What follows belongs to an exercise in optimizing a design on an open flow for small area, a short achievable clock period and few clock cycles per item; a production flow would make more cautious choices.
Only simulation tests tie the RTL to the original design; equivalence was not proved.
Some runs may be left out. An edit can pass the tests and still lose a function that they never use.

### PDN straps and rails, run 1

Scale: 2 px per um. Pins as bars on the die edge.
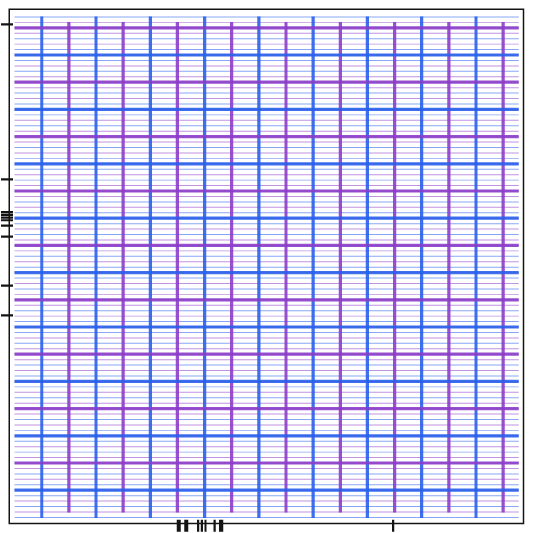
### Cells coloured by class, run 1

Scale: 2 px per um. Fill, decap, tap and diode cells in grey.
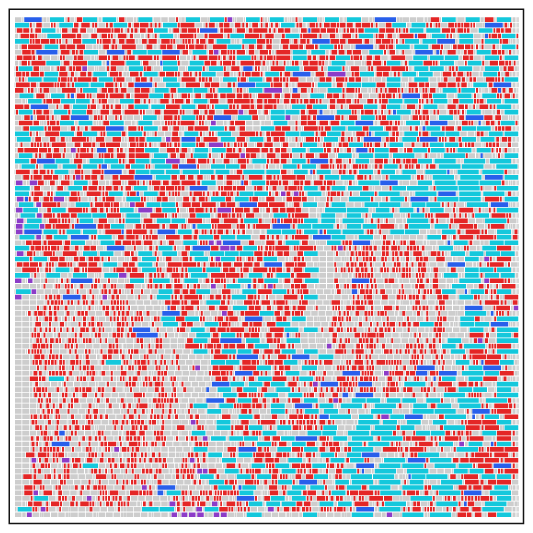
### Clock wires, drivers and flops, run 1

Scale: 2 px per um.
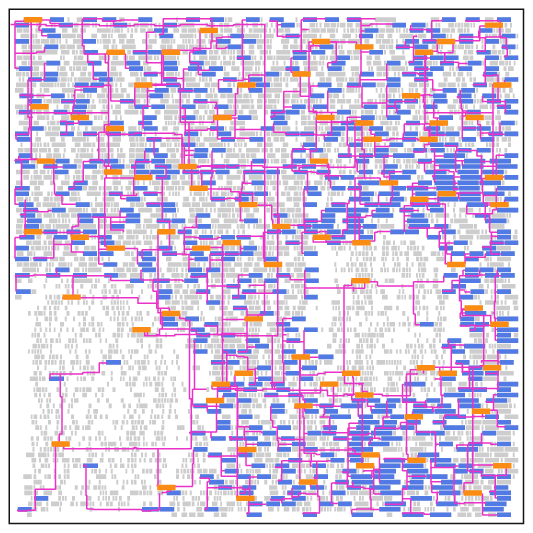
### Wiring by layer, run 1

Scale: 1.5 px per um. Two of the layers only.
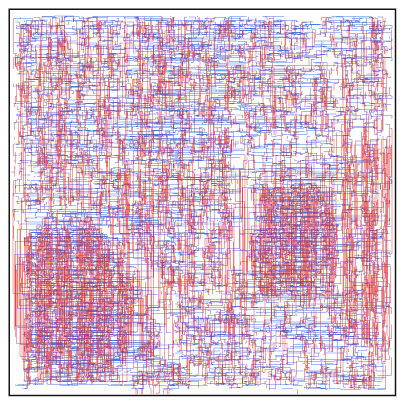
## flow/design.v in outline (module list and top-level ports)
// module bmlp_top: 1402 lines
module bmlp_top(
  input  wire       clk,
  input  wire       rst,
  input  wire       start,
  output reg  [6:0] dmem_addr,
  input  wire [8:0] dmem_data,
  output reg        done,
  output reg        bin_class
);
  // ...
==> flow/run.sh <==
#!/bin/bash
# synth_recipe.tcl (not shown) runs the flow's synth.tcl, then flattens the netlist and writes it again
# the make line also repeats each setting of config.mk as NAME=value (left out here)
make -C /OpenROAD-flow-scripts/flow DESIGN_CONFIG=/design/flow/config.mk WORK_HOME=/design/flow/orfs CLKGATE_MAP_FILE= SYNTH_SCRIPT=/design/flow/synth_recipe.tcl finish
==> flow/config.mk <==
export PLATFORM = sky130hd
export DESIGN_NAME = bmlp_top
export DESIGN_NICKNAME = bmlp_top
export VERILOG_FILES = /design/flow/design.v
export SDC_FILE = /design/flow/constraint.sdc
export NUM_CORES = 4
export LEC_CHECK = 0
export ABC_AREA = 1
export CAP_MARGIN = 10
export CORE_MARGIN = 2
export CORE_UTILIZATION = 60
export SETUP_SLACK_MARGIN = 5
export SLEW_MARGIN = 10
export SYNTH_MEMORY_MAX_BITS = 8192
==> flow/constraint.sdc <==
create_clock -name core_clock -period 8.0 [get_ports {clk}]
set_input_delay 1.6000 -clock core_clock [delete_from_list [all_inputs] [get_ports {clk}]]
set_output_delay 1.6000 -clock core_clock [all_outputs]
set_load 0.01 [all_outputs]
==> results.yml, run 1 <==
status:
  status: "timing/DRC/antenna clean"
yosys:
  synthArstFlopShare: 0
  yosysWarnings: 2
  seq_area_frac_synth: 0.396
  yosysTopAreaCellShare: 0.315
  synth_cell_types: 58
  synth.area.mux_share: 0.000524
  synth_seq_cells: 705
  synth.avg_cell_area_sq_um: 8.74
  synth_compound_area_frac: 0.0869
  post-synth-top-area-cell: "dfxtp_1"
  synth_area_leaders: "dfxtp_1, ha_1, fa_1"
  synth_edf_count: 103
  synth_top_family_by_area: "adder cells"
  synth_area_sq_um: 38200
clock_network:
  cts-buffers-inserted: 77
  cts_buffer_depth: 3
  path_clk_slew_ns: 0.07
  cts_hold_buf: 0
  ctsHtreeMaxLevel: 3
  cts.sinks: 705
global_route:
  grt_pass1_vias: 29200
  grt_pass1_wl_um: 167000
  antenna_found_initial: 1
critical_path:
  path_buf_inv: 2
  end_kind: "flip-flop"
  r2r_cells: 7
  slowest_delay_ns: 0.56
  required_ns: 8.47
  path_max_fanout: 41
  cp_slowest_cell: "nor3_1"
  critPathKind: "flip-flop to flip-flop"
  cpLargestDelayFamily: "simple AND/OR/NAND/NOR gates"
  critical_path.cell_chain: "buf_4 > inv_2 > nand2_1 > nand3_1 > a21oi_1 > nor3_1 > o22ai_1"
  arrival_ns: 3.53
timing:
  max_slew_margin: 0.183
  drv_slew: 0
  fmax_mhz: 327
  fin_skew_ns: 0.0213
  fin_setup_tns_ns: 0
  hold_viol_final: 0
  finalSetupViolCount: 0
  post-route-min-period_ns: 3.06
  holdWs_ns: 0.327
  rsz0062_at_grt: "true"
die:
  die-area_sq_um: 65800
  io_pins: 21
flow_run:
  maxCapViolCount: 0
placed_design:
  pre_cts_ws_ns: 4.42
  portBuffers: 20
  placed_area_sq_um: 39000
routing:
  vias_per_cell: 5.67
  postRouteAntennaNets: 0
  first_pass_iters: 8
layout:
  drive_above_1_share: 0.0776
  final.fill_count: 5256
  final-seq-area_sq_um: 15200
  multi_input_area_sq_um: 20800
  nets: 4812
min_path:
  min_path_cells: 0
  hold_path.class: "flip-flop to flip-flop"
Testbench counts for the RTL of run 1, summed over its fixed seeds: cycles 23,688, items 128.
-- 'PDN straps and rails' (at the start) --
[purple] VDD
[blue] VSS
rows: 92
met4 straps: 18
Die X: 256 um
core footprint: 63100 sq um
height of the die: 256 um

-- 'Cells coloured by class' (at the start) --
[red] remaining logic cells | cells: 3480
[purple] remaining buffers and delay cells | cells: 82
[blue] clock drivers and dummy loads | cells: 139
[cyan] registers | cells: 705
Core Util, Final: 0.665
Rows: 92

-- 'Clock wires, drivers and flops' (at the start) --
[orange] clock-net drivers | count: 77
[blue] flip-flops | count: 705
[magenta] clock wires | length: 8850 um
flops lie: widely spread
Clock Latency Late Sink: 0.65 ns

-- 'Wiring by layer' (at the start) --
[red] M2 | wire length: 48.8 mm
[blue] M1 | wire length: 45.0 mm
routed vias: 29800
GRT Total Usage: 0.327
final wirelength: 108000 um
drt wl/cell: 20.6 um

==> run 1: per-stage QoR <==
step | util | cells
after floorplan | - | 4376
after global placement | 0.618 | 5084
after detailed placement | 0.618 | 5084
after CTS | 0.660 | 5233
after global routing | 0.665 | 5252
final | 0.665 | 5253
==> run 1: cells in the final DEF, fill, tap and decap left out, types with 40 or more instances in the layout <==
master,Yosys,routed
dfxtp_1,602,572
xor2_1,162,162
ha_1,289,287
nand2_1,797,794
nor3_1,40,40
xnor2_1,267,267
a21oi_1,176,171
inv_1,408,399
o21ai_0,243,240
fa_1,165,161
nand3_1,200,199
clkbuf_16,0,80
or2_2,60,60
buf_4,4,50
nor2_1,423,413
edfxtp_1,103,103
==> run 1: worst register-to-register path: stages (launching register included) <==
cell	delay, ns
dfxtp_1	0.30
buf_4	0.28
inv_2	0.50
nand2_1	0.43
nand3_1	0.45
a21oi_1	0.14
nor3_1	0.56
o22ai_1	0.22
==> run 1: cell usage after synthesis, drive strengths merged, types with 75 or more instances <==
library cell,count
a21oi,176
buf,75
clkbuf,119
dfxtp,602
edfxtp,103
fa,165
ha,289
inv,417
nand2,803
nand3,200
nor2,429
o21ai,250
xnor2,267
xor2,162
==> run 1: layout make-up <==
class / instances / share of cell area
repair inverters: 3 / 0.000477
flip-flops and latches: 705 / 0.362
repair buffers: 82 / 0.0183
well taps: 846 / 0.0252
clock buffers: 96 / 0.0488
inverters: 423 / 0.0388
clock inverters: 43 / 0.0115
diodes: 1 / 0.0000596
multi-input cells: 3054 / 0.495
==> run 1: what timing repair did <==
item / CTS / global route
setup buffers: 8 / 16
gates cloned: 2 / 3
gates resized for setup: 42 / 63
setup endpoints to repair: 102 / 80
pin swaps: 2 / 5
==> run 1: routing by layer <==
layer | GRT usage | wire, um | part of all wire
met5 | 0 | 0 | 0
met4 | 0.161 | 6180 | 0.057
met3 | 0.0637 | 8280 | 0.076
met2 | 0.522 | 48800 | 0.45
met1 | 0.428 | 45000 | 0.42
### Supply voltage drop heat map, run 1

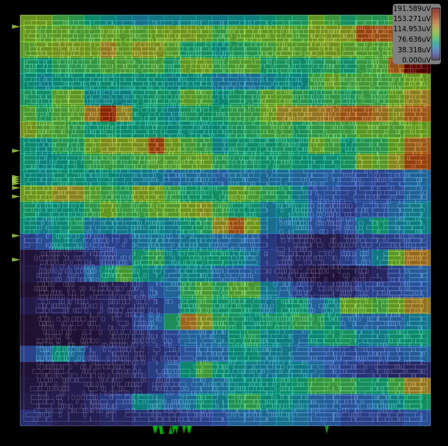

==> run 2, diff against run 1 <==
--- a/flow/config.mk
+++ b/flow/config.mk
@@ -6,9 +6,9 @@
 export NUM_CORES = 4
 export LEC_CHECK = 0
 export ABC_AREA = 1
-export CAP_MARGIN = 10
+export CAP_MARGIN = 20
 export CORE_MARGIN = 2
 export CORE_UTILIZATION = 60
 export SETUP_SLACK_MARGIN = 5
-export SLEW_MARGIN = 10
+export SLEW_MARGIN = 20
 export SYNTH_MEMORY_MAX_BITS = 8192
### Supply voltage drop heat map, run 2

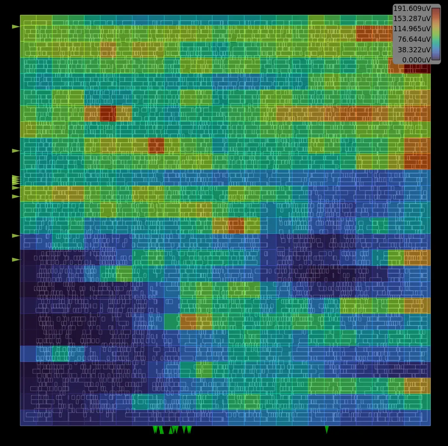

### Cells coloured by class, run 2

Scale: 2 px per um. Fill, decap, tap and diode cells in grey.
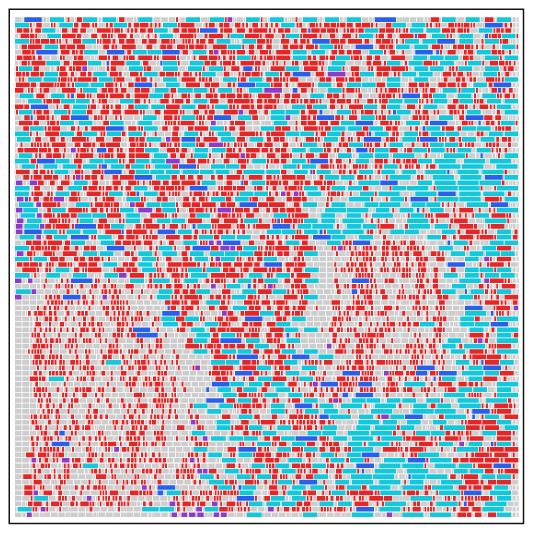
[purple] remaining buffers and delay cells | cells: 82
[red] remaining logic cells | cells: 3480
[blue] clock drivers and dummy loads | cells: 139
[cyan] registers | cells: 705
Core Util, Final: 0.665
sequential cell area share: 0.362
Design Area, Final: 42000 sq um

==> results.yml, run 2 <==
critical_path:
  end_kind: "flip-flop"
  required_ns: 8.47
  cpLargestDelayFamily: "simple AND/OR/NAND/NOR gates"
  arrival_ns: 3.51
  cp-start-kind: "flip-flop"
  r2r_cells: 7
  slowest_delay_ns: 0.54
  path_max_fanout: 41
  critPathKind: "flip-flop to flip-flop"
  path_buf_inv: 2
  cp_slowest_cell: "nor3_1"
clock_network:
  ctsHtreeMaxLevel: 3
  cts.sinks: 705
  cts_buffer_depth: 3
  cts_hold_buf: 0
  cts-buffers-inserted: 77
  path_clk_slew_ns: 0.07
  clock_latency_ns: 0.65
timing:
  rsz0062_at_grt: "true"
  drv_slew: 0
  fin_skew_ns: 0.0219
  finalSetupViolCount: 0
  worstMarginPinSlew_ns: 1.04
  fmax_mhz: 329
  hold_viol_final: 0
  fin_setup_tns_ns: 0
routing:
  vias_per_cell: 5.66
  finalWirelength_um: 108000
  first_pass_iters: 9
  postRouteAntennaNets: 0
  vias: 29700
  wl_per_cell_um: 20.6
placed_design:
  pre_cts_ws_ns: 4.42
  dpl.cell_count: 5084
  portBuffers: 20
  place_congestion: 1.13
die:
  die-area_sq_um: 65800
  core_area_sq_um: 63100
  fp.dieW_um: 256
  rows: 92
  io_pins: 21
yosys:
  synth_area_leaders: "dfxtp_1, ha_1, fa_1"
  post-synth-top-area-cell: "dfxtp_1"
  synth.avg_cell_area_sq_um: 8.74
  synth.area.mux_share: 0.000524
  yosysWarnings: 2
  yosys.area_share.adder: 0.181
  synth_top_family_by_area: "adder cells"
  synth_edf_count: 103
  synth_cell_types: 58
  synth_compound_area_frac: 0.0869
  yosysMostFrequentCell: "nand2_1"
  yosysTopAreaCellShare: 0.315
  synthArstFlopShare: 0
  seq_area_frac_synth: 0.396
  synth_area_sq_um: 38200
  synthTopCellsByCount: "nand2_1, dfxtp_1, nor2_1"
  synth_seq_cells: 705
  syn_nets: 4842
global_route:
  grt_pass1_vias: 29200
  grt_pass1_wl_um: 167000
  grt_usage: 0.327
min_path:
  min_path_cells: 0
  hold_path.class: "flip-flop to flip-flop"
layout:
  fin_cells: 5253
  final_cell_mix: "nand2_1, dfxtp_1, nor2_1"
  final_common_cell: "nand2_1"
  drive_above_1_share: 0.0778
status:
  status: "timing/DRC/antenna clean"
flow_run:
  maxCapViolCount: 0
-- run 2: cell types whose count changed in the layout (fill, tap and decap cells not counted) --
cell	delta
dfxtp_2	+1
dfxtp_1	-1
-- run 2: timing repair --
item,in CTS,in global routing
setup endpoints to repair,102,80
gates cloned,2,3
buffers inserted,8,16
resized for setup,42,63
pin swaps,2,5
-- run 2: stage by stage --
| stage | hold WS [ns] | cell area (sq um) |
|---|---|---|
| after global routing | 0.346 | 42000 |
| after floorplan | 0.310 | 38200 |
| after global placement | 0.314 | 39000 |
| after detailed placement | 0.323 | 39000 |
| final | 0.327 | 42000 |
| after CTS | 0.332 | 41600 |
-- run 2: area by class of cell --
type	count	area, sq um
antenna	1	2.50
clock buffer	96	2050
clock inverter	43	484
fill	5258	21100
inverter	423	1630
multi-input combinational	3054	20800
sequential	705	15200
tap	846	1060
timing repair buffer	82	768
timing repair inverter	3	20.0
-- run 2: worst register-to-register path, delay by kind of cell, from the launching register on --
family	cells	cell delay, ns
AO/OA/AOI/OAI	2	0.36
flip-flops	1	0.30
AND/OR/NAND/NOR	3	1.42
buffers and inverters	2	0.78
-- run 2: cells by family (layout without fill, tap and decap cells) --
logic type               count (synthesis)  in the layout
XOR/XNOR                               429            429
AND/OR/NAND/NOR                       1586           1586
buffers and inverters                  617            647
multiplexers                             2              2
adder cells (fa/ha/maj)                454            454
flip-flops                             705            705
other                                    0              1
AO/OA/AOI/OAI                          583            583
-- run 2: per-layer routing --
metal | track usage | vias to the layer above | part of all wire
met5 | 0 | - | 0
met4 | 0.161 | 0 | 0.056
met1 | 0.428 | 14000 | 0.42
met2 | 0.522 | 1285 | 0.45
li1 | - | 14100 | -
met3 | 0.0637 | 398 | 0.076
### Clock wires, drivers and flops, run 2

Scale: 2 px per um.
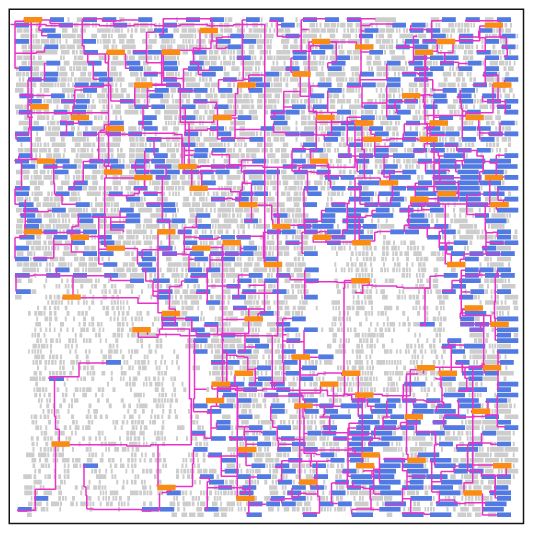

==> run 3, diff against run 2 <==
--- a/flow/config.mk
+++ b/flow/config.mk
@@ -9,6 +9,8 @@
 export CAP_MARGIN = 20
 export CORE_MARGIN = 2
 export CORE_UTILIZATION = 60
+export CTS_CLUSTER_DIAMETER = 100
+export CTS_CLUSTER_SIZE = 16
 export SETUP_SLACK_MARGIN = 5
 export SLEW_MARGIN = 20
 export SYNTH_MEMORY_MAX_BITS = 8192
### Clock wires, drivers and flops, run 3

Scale: 2 px per um.
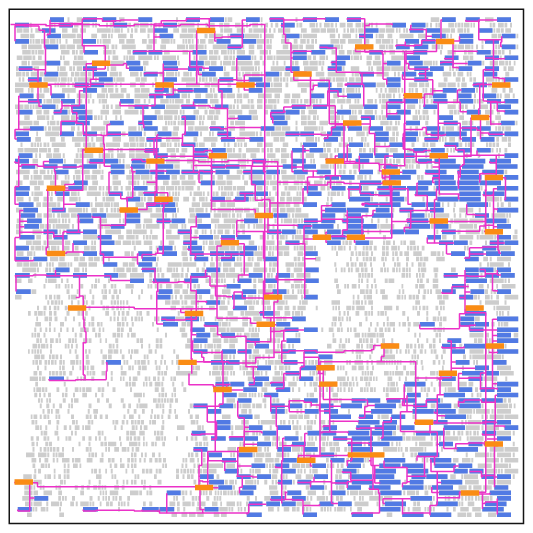
[blue] flip-flops | count: 705
[magenta] clock wires | length: 8200 um
[orange] clock-net drivers | count: 51
flops lie: widely spread
routed clock nets: 52
Clock Latency Late Sink: 0.64 ns
Clock Skews: 0.0360 ns

==> results.yml, run 3 <==
routing:
  postRouteAntennaNets: 0
  finalWirelength_um: 106000
  vias: 29400
  wl_per_cell_um: 20.5
  drc: 0
  first_pass_iters: 7
  dr.first_iter.drc_count: 3060
  vias_per_cell: 5.67
yosys:
  synth_cell_types: 58
  syn_nets: 4842
  yosysWarnings: 2
  synthCells: 4376
  synth_seq_cells: 705
  synthTopCellsByCount: "nand2_1, dfxtp_1, nor2_1"
  synth_ff_type: "dfxtp_1"
  synthArstFlopShare: 0
  synth_edf_count: 103
  seq_area_frac_synth: 0.396
  yosysTopAreaCellShare: 0.315
  synth.avg_cell_area_sq_um: 8.74
  post-synth-top-area-cell: "dfxtp_1"
  yosysMostFrequentCell: "nand2_1"
  synth_area_sq_um: 38200
  synth_area_leaders: "dfxtp_1, ha_1, fa_1"
die:
  die_y_um: 256
  io_pins: 21
  start_util: 0.606
  core_area_sq_um: 63100
  rows: 92
  fp.dieW_um: 256
  die-area_sq_um: 65800
timing:
  fmax_mhz: 328
  max_slew_margin: 0.305
  drv_slew: 0
  finalSetupViolCount: 0
  worstMarginPinSlew_ns: 1.04
  rsz0062_at_grt: "true"
  fin_setup_tns_ns: 0
  finalCritPeriodShare: 0.381
  final.setup.worst_slack_ns: 4.96
  hold_viol_final: 0
  post-route-min-period_ns: 3.04
layout:
  final_common_cell: "nand2_1"
  area_delta_synth_final_pct: 6.95
  final_cell_mix: "nand2_1, dfxtp_1, nor2_1"
  drive_above_1_share: 0.0626
  nets: 4787
min_path:
  min_path_cells: 0
  hold_path.class: "flip-flop to flip-flop"
critical_path:
  slowest_delay_ns: 0.66
  cp-start-kind: "flip-flop"
  r2r_slack_ns: 4.96
  critical_path.cell_chain: "buf_4 > clkinv_1 > nand2_2 > inv_1 > nand2_1 > inv_1 > nand2_1 > o2111ai_1"
  required_ns: 8.44
  critPathKind: "flip-flop to flip-flop"
  end_kind: "flip-flop"
  arrival_ns: 3.48
  cp_slowest_cell: "clkinv_1"
  path_max_fanout: 36
  r2r_cells: 8
global_route:
  grt_use_met2: 0.509
  grt_overflow: 0
  grt_pass1_vias: 28600
  grt_usage: 0.320
  grt_pass1_wl_um: 164000
  grtUsageMet1: 0.424
  grt_max_degree: 56
  antenna_found_initial: 3
  use_met3: 0.0620
  grt-busiest-layer: "met2"
placed_design:
  hpwl_um: 73700
  place_congestion: 1.13
  pre_cts_ws_ns: 4.42
  portBuffers: 20
status:
  status: "timing/DRC/antenna clean"
clock_network:
  cts_root_buf: "clkbuf_16"
  path_clk_slew_ns: 0.07
  cts_tree: "built"
  cts-buffers-inserted: 51
  ctsHtreeMaxLevel: 2
  cts_buffer_depth: 3
  cts.sinks: 705
flow_run:
  maxCapViolCount: 0
### Cells coloured by class, run 3

Scale: 2 px per um. Fill, decap, tap and diode cells in grey.
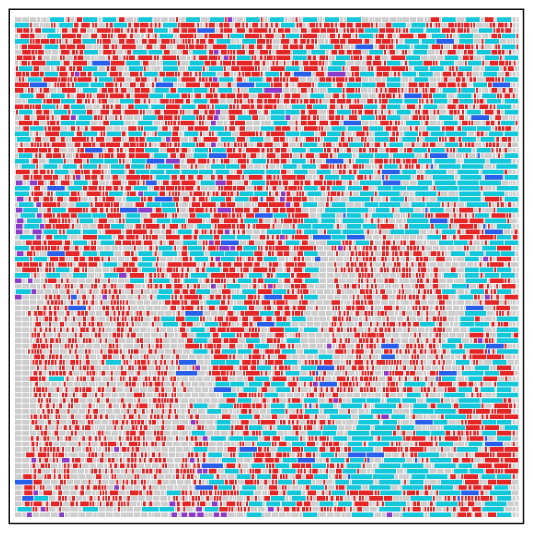
Design Area, Final: 40900 sq um
Core Util, Final: 0.648

[run 3: cell count changes in the layout (fill, tap and decap cells not counted), moves of 3 or more]
cell / delta
clkbuf_8: -3
clkbuf_16: -27
clkinv_2: -23
bufinv_16: -5
a21oi_2: -3
clkinvlp_4: -3
clkinv_1: -3
a21oi_1: +3
[run 3: critical path: cells and delay by family (launching register included)]
family | cells | cell delay, ns
flip-flops | 1 | 0.31
buffers and inverters | 4 | 1.31
AND/OR/NAND/NOR | 3 | 0.90
AO/OA/AOI/OAI | 1 | 0.31
[run 3: repair_timing]
action | 4_1_cts | 5_1_grt
resized for setup | 40 | 59
setup buffers | 7 | 19
pin swaps | 2 | 4
hold buffers | 0 | 0
endpoints found under the setup margin | 100 | 74
gates cloned | 2 | 2
[run 3: final cells by class]
| type | instances | area [sq um] |
|---|---|---|
| clock buffers | 68 | 1340 |
| multi-input cells | 3054 | 20700 |
| flip-flops and latches | 705 | 15200 |
| diodes | 1 | 2.50 |
| repair buffers | 84 | 778 |
| clock inverters | 7 | 130 |
| inverters | 423 | 1630 |
| well taps | 846 | 1060 |
| fillers | 5390 | 22200 |
| repair inverters | 2 | 15.0 |
[run 3: routing by layer]
| layer | wire length (um) | vias to the layer above | part of all wire |
|---|---|---|---|
| met1 | 44600 | 13800 | 0.42 |
| met4 | 5800 | 4 | 0.055 |
| li1 | - | 14000 | - |
| met3 | 8200 | 386 | 0.077 |
| met2 | 47600 | 1247 | 0.45 |
| met5 | 27 | - | 0.00025 |
[run 3: stage by stage]
stage | instance area, sq um | std cells | hold slack, ns
floorplan | 38200 | 4376 | 0.310
global placement | 39000 | 5084 | 0.314
detailed placement | 39000 | 5084 | 0.323
CTS | 40600 | 5168 | 0.340
global route | 40900 | 5189 | 0.353
finish | 40900 | 5190 | 0.336
[run 3: logic make-up (layout without fill, tap and decap cells)]
family                     after synthesis  in the layout  synth area share
muxes                                    2              2          0.000524
other                                    0              1                 0
adders and majority gates              454            454             0.181
AOI/OAI and AO/OA                      583            583            0.0869
xor gates and xnor gates               429            429            0.0983
and+or+nand+nor                       1586           1586             0.174
DFF                                    705            705             0.396
buffers and inverters                  617            584            0.0633
### Supply voltage drop heat map, run 3

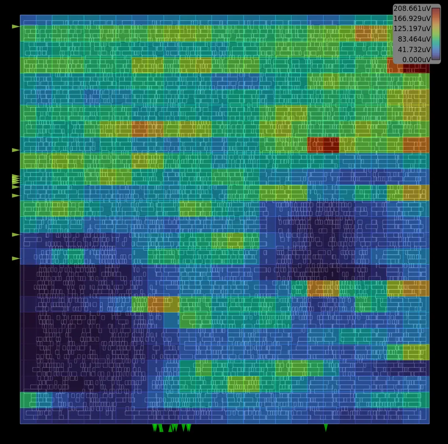

==> run 4, diff against run 3 <==
--- a/flow/config.mk
+++ b/flow/config.mk
@@ -9,8 +9,8 @@
 export CAP_MARGIN = 20
 export CORE_MARGIN = 2
 export CORE_UTILIZATION = 60
-export CTS_CLUSTER_DIAMETER = 100
-export CTS_CLUSTER_SIZE = 16
+export CTS_CLUSTER_DIAMETER = 140
+export CTS_CLUSTER_SIZE = 22
 export SETUP_SLACK_MARGIN = 5
 export SLEW_MARGIN = 20
 export SYNTH_MEMORY_MAX_BITS = 8192
### Supply voltage drop heat map, run 4

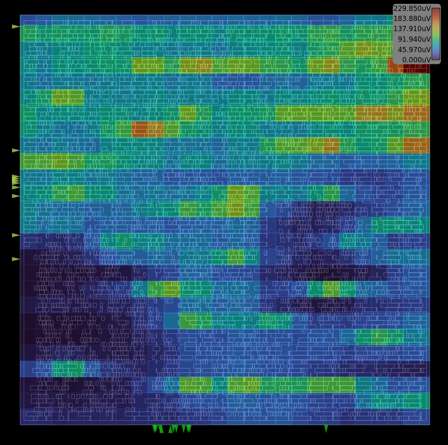

==> results.yml, run 4 <==
critical_path:
  cp_slowest_cell: "inv_2"
  critPathKind: "flip-flop to flip-flop"
  path_buf_inv: 2
  critical_path.cell_chain: "buf_4 > inv_2 > nand2_1 > nand3_1 > a21oi_1 > nor3_2 > o22ai_1"
  cp-start-kind: "flip-flop"
  cpLargestDelayFamily: "simple AND/OR/NAND/NOR gates"
  end_kind: "flip-flop"
  required_ns: 8.45
  r2r_cells: 7
  cp.depth: 7
  path_max_fanout: 41
clock_network:
  cts_tree: "built"
  cts.sinks: 705
  path_clk_slew_ns: 0.09
  cts_root_buf: "clkbuf_16"
  cts-buffers-inserted: 38
status:
  status: "timing/DRC/antenna clean"
layout:
  final.fill_count: 5431
  final-seq-area_sq_um: 15200
  nets: 4774
  final_common_cell: "nand2_1"
  area_delta_synth_final_pct: 6.07
  final_cell_mix: "nand2_1, dfxtp_1, nor2_1"
timing:
  worstMarginPinSlew_ns: 1.02
  finalSetupViolCount: 0
  fin_setup_tns_ns: 0
  max_slew_margin: 0.318
  rsz0062_at_grt: "true"
  post-route-min-period_ns: 3.02
  drv_slew: 0
  fin_skew_ns: 0.0211
  finalCritPeriodShare: 0.378
placed_design:
  portBuffers: 20
  hpwl_um: 73700
  place_congestion: 1.13
  pre_cts_ws_ns: 4.42
routing:
  vias_per_cell: 5.68
  dr.first_iter.drc_count: 3108
  drc: 0
  postRouteAntennaNets: 0
yosys:
  post-synth-top-area-cell: "dfxtp_1"
  synth_cell_types: 58
  synth_edf_count: 103
  synth_area_sq_um: 38200
  yosysTopAreaCellShare: 0.315
  seq_area_frac_synth: 0.396
  yosys.area_share.adder: 0.181
  synth_seq_cells: 705
  synth_ff_type: "dfxtp_1"
  synth.avg_cell_area_sq_um: 8.74
  synth-simple-area-share: 0.174
  synthArstFlopShare: 0
die:
  io_pins: 21
  die_y_um: 256
  die-area_sq_um: 65800
flow_run:
  maxCapViolCount: 0
global_route:
  grt_pass1_vias: 28500
  grt_max_degree: 56
  grt-busiest-layer: "met2"
min_path:
  hold_path.class: "flip-flop to flip-flop"
  min_path_cells: 0
### Wiring by layer, run 4

Scale: 1.5 px per um. Two of the layers only.
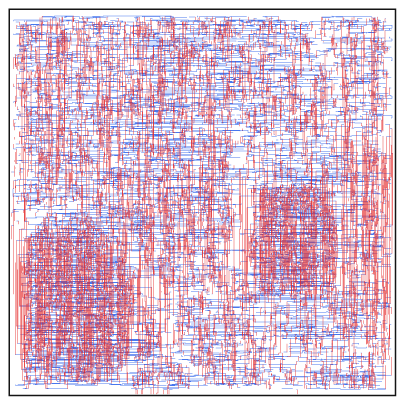
[red] M2 | wire length: 47.3 mm
[blue] M1 | wire length: 44.6 mm
drt wl/cell: 20.5 um
final wirelength: 106000 um
routed vias: 29400
GRT Total Usage: 0.319

## run 4: cell counts after synthesis
Identical to the previous run, type by type.
## run 4: stage by stage
step	area, sq um	hold slack (ns)	std cells	utilization
final	40600	0.341	5171	0.643
after CTS	40200	0.344	5150	0.637
after global routing	40600	0.356	5170	0.643
after floorplan	38200	0.310	4376	-
after detailed placement	39000	0.323	5084	0.618
after global placement	39000	0.314	5084	0.618
## run 4: kinds of logic (layout without fill, tap and decap cells)
kind of cell | Yosys count | in the layout
AOI/OAI and AO/OA | 583 | 583
xor gates and xnor gates | 429 | 429
adders and majority gates | 454 | 454
buffers and inverters | 617 | 565
DFF | 705 | 705
muxes | 2 | 2
other | 0 | 1
and+or+nand+nor | 1586 | 1586
## run 4: area by class of cell
| cell class | instances | share of cell area |
|---|---|---|
| well taps | 846 | 0.0261 |
| repair inverters | 2 | 0.000370 |
| inverters | 423 | 0.0400 |
| clock buffers | 52 | 0.0253 |
| repair buffers | 84 | 0.0198 |
| diodes | 1 | 0.0000617 |
| flip-flops and latches | 705 | 0.375 |
| clock inverters | 4 | 0.00194 |
| multi-input cells | 3054 | 0.512 |
## run 4: what timing repair did
item | 4_1_cts | 5_1_grt
resized for setup | 45 | 57
pin swaps | 2 | 4
endpoints found under the setup margin | 105 | 76
setup buffers | 8 | 17
cloned | 2 | 3
endpoints found under the hold margin | 0 | 0
## run 4: layer usage
layer | wire length (um) | vias up
met4 | 6100 | 2
met1 | 44600 | 13800
met3 | 7910 | 373
li1 | - | 13900
met2 | 47300 | 1264
met5 | 13 | -
### Cells coloured by class, run 4

Scale: 2 px per um. Fill, decap, tap and diode cells in grey.
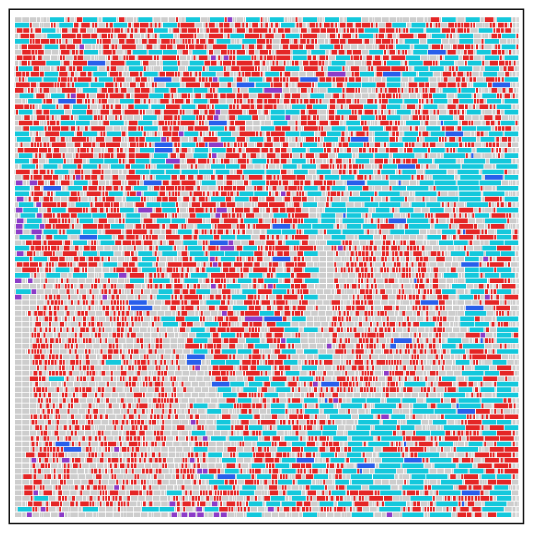

==> run 5, diff against run 4 <==
--- a/flow/config.mk
+++ b/flow/config.mk
@@ -9,8 +9,8 @@
 export CAP_MARGIN = 20
 export CORE_MARGIN = 2
 export CORE_UTILIZATION = 60
-export CTS_CLUSTER_DIAMETER = 140
-export CTS_CLUSTER_SIZE = 22
+export CTS_CLUSTER_DIAMETER = 120
+export CTS_CLUSTER_SIZE = 18
 export SETUP_SLACK_MARGIN = 5
 export SLEW_MARGIN = 20
 export SYNTH_MEMORY_MAX_BITS = 8192
### Cells coloured by class, run 5

Scale: 2 px per um. Fill, decap, tap and diode cells in grey.
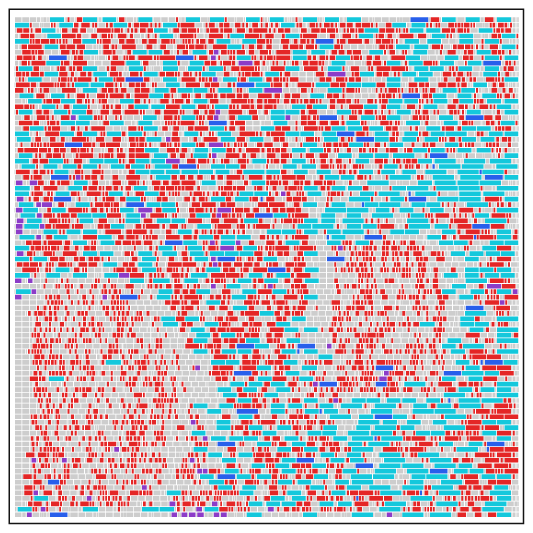
Design Area, Final: 40700 sq um
Core Util, Final: 0.645
sequential cell area share: 0.373

==> results.yml, run 5 <==
status:
  status: "timing/DRC/antenna clean"
die:
  die-area_sq_um: 65800
  core_area_sq_um: 63100
  rows: 92
  start_util: 0.606
  fp.dieW_um: 256
  die_y_um: 256
  io_pins: 21
routing:
  vias_per_cell: 5.68
  drc: 0
  wl_per_cell_um: 20.6
  wl_met1_um: 44600
  met2WireLength_um: 48100
  topRoutingLayerUsed: "met5"
  vias: 29400
  route.met3.wl_um: 7910
  dr.first_iter.drc_count: 3342
  postRouteAntennaNets: 0
  first_pass_iters: 7
  finalWirelength_um: 106000
yosys:
  synth_ff_type: "dfxtp_1"
  yosysMostFrequentCell: "nand2_1"
  seq_area_frac_synth: 0.396
  post-synth-top-area-cell: "dfxtp_1"
  synthArstFlopShare: 0
  syn_nets: 4842
  synth.avg_cell_area_sq_um: 8.74
  synth_seq_cells: 705
  synthCells: 4376
  synth_area_sq_um: 38200
  yosysTopAreaCellShare: 0.315
  synth_area_leaders: "dfxtp_1, ha_1, fa_1"
  yosysWarnings: 2
  synthTopCellsByCount: "nand2_1, dfxtp_1, nor2_1"
  synth_cell_types: 58
  synth_edf_count: 103
timing:
  fin_setup_tns_ns: 0
  rsz0062_at_grt: "true"
  drv_slew: 0
  max_slew_margin: 0.305
  hold_viol_final: 0
  fin_skew_ns: 0.0329
  finalSetupViolCount: 0
  fmax_mhz: 331
  worstMarginPinSlew_ns: 1.04
  post-route-min-period_ns: 3.02
  finalCritPeriodShare: 0.378
  final.setup.worst_slack_ns: 4.98
global_route:
  grt_max_degree: 56
  grt_pass1_vias: 28600
  antenna_found_initial: 2
  grt_pass1_wl_um: 164000
  grt_overflow: 0
  grt_usage: 0.320
min_path:
  min_path_cells: 0
  hold_path.class: "flip-flop to flip-flop"
clock_network:
  cts-buffers-inserted: 45
  cts_buffer_depth: 3
  ctsHtreeMaxLevel: 2
  cts_tree: "built"
  cts.sinks: 705
  path_clk_slew_ns: 0.09
  cts_root_buf: "clkbuf_16"
  cts_hold_buf: 0
layout:
  multi_input_area_sq_um: 20800
  final_common_cell: "nand2_1"
  final-seq-area_sq_um: 15200
  final.fill_count: 5395
  drive_above_1_share: 0.0612
  nets: 4778
  area_delta_synth_final_pct: 6.43
  final_cell_mix: "nand2_1, dfxtp_1, nor2_1"
critical_path:
  required_ns: 8.44
  arrival_ns: 3.46
  end_kind: "flip-flop"
  r2r_cells: 7
  path_max_fanout: 41
  cp-start-kind: "flip-flop"
  critPathKind: "flip-flop to flip-flop"
  r2r_slack_ns: 4.98
placed_design:
  place_congestion: 1.13
  portBuffers: 20
  pre_cts_ws_ns: 4.42
  hpwl_um: 73700
flow_run:
  maxCapViolCount: 0
### Clock wires, drivers and flops, run 5

Scale: 2 px per um.
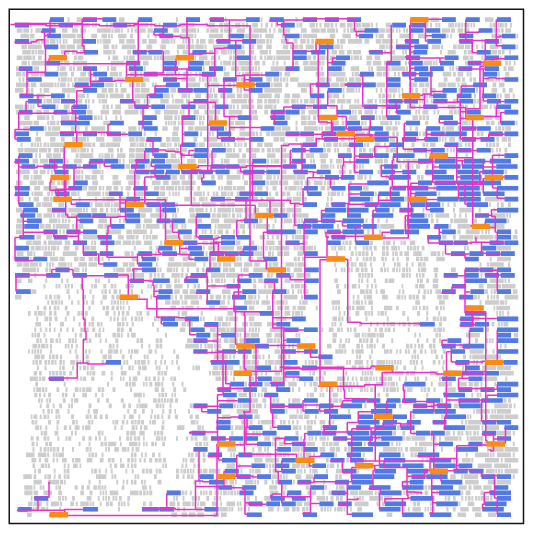
[orange] clock-net drivers | count: 45
[magenta] clock wires | length: 8040 um
[blue] flip-flops | count: 705
routed clock nets: 46
Clock Latency Late Sink: 0.61 ns

[run 5: cell counts after synthesis]
Identical to the previous run, type by type.
[run 5: final cells by class]
class	count	share of cell area
flip-flops and latches	705	0.373
clock buffers	60	0.0291
inverters	423	0.0398
well taps	846	0.0260
clock inverters	3	0.00154
diodes	1	0.0000615
multi-input cells	3054	0.510
repair inverters	3	0.000553
repair buffers	80	0.0193
[run 5: what timing repair did]
item	in CTS	in global routing
setup endpoints to repair	103	81
gates cloned	2	3
pin swaps	2	2
resized for setup	44	61
buffers inserted	4	18
[run 5: routing by layer]
layer	vias up	global-route usage
met5	-	0
met1	13900	0.422
li1	13900	-
met3	386	0.0579
met4	2	0.146
met2	1213	0.514
[run 5: cell families after synthesis]
| group | count (synthesis) | synth area share |
|---|---|---|
| muxes | 2 | 0.000524 |
| AOI/OAI and AO/OA | 583 | 0.0869 |
| and+or+nand+nor | 1586 | 0.174 |
| DFF | 705 | 0.396 |
| xor gates and xnor gates | 429 | 0.0983 |
| buffers and inverters | 617 | 0.0633 |
| adders and majority gates | 454 | 0.181 |
[run 5: worst max-delay path, cell delays in order (launching register included)]
cell,delay (ns)
dfxtp_1,0.30
buf_4,0.29
inv_2,0.51
nand2_1,0.41
nand3_1,0.44
a21oi_1,0.14
nor3_1,0.55
o22ai_1,0.22
[run 5: stage by stage]
stage               hold slack [ns]  area (sq um)  utilization  instances
global placement              0.314         39000        0.618       5084
CTS                           0.341         40300        0.639       5153
detailed placement            0.323         39000        0.618       5084
global route                  0.360         40700        0.645       5174
floorplan                     0.310         38200            -       4376
finish                        0.349         40700        0.645       5175

==> port drivers added, routing unchanged <==
The results above use ideal ports. As a check the final layouts listed here were re-extracted and re-timed, cells and wires unchanged.
Step 1: set_driving_cell puts a clkbuf_16 on clk and a buf_2 on each other input, an assumption about the parent block.
Step 2 adds t to the input delays and takes it off the output delays; t is the mean of the earliest and latest rising clock arrival at the registers after step 1. Input paths then give back, and output paths get back, about the clock's delay inside the block.
a / b / c = no drivers / after step 1 / after step 2; a / b = the first two.
run | t, ns | setup WS [ns] | hold slack, ns
run 1 | 0.706 | 4.944 / 4.944 / 4.935 | 0.327 / 0.327 / 0.327
run 2 | 0.706 | 4.964 / 4.964 / 4.928 | 0.327 / 0.327 / 0.327
run 3 | 0.692 | 4.956 / 4.956 / 4.956 | 0.336 / 0.336 / 0.336
run 4 | 0.665 | 4.979 / 4.979 / 4.959 | 0.341 / 0.341 / 0.341
run 5 | 0.661 | 4.978 / 4.978 / 4.959 | 0.349 / 0.349 / 0.349
After both steps every run listed still meets setup and hold. The setup slack of run 2, which loses most, moves by 0.000 ns with the drivers and by -0.036 ns with both steps.
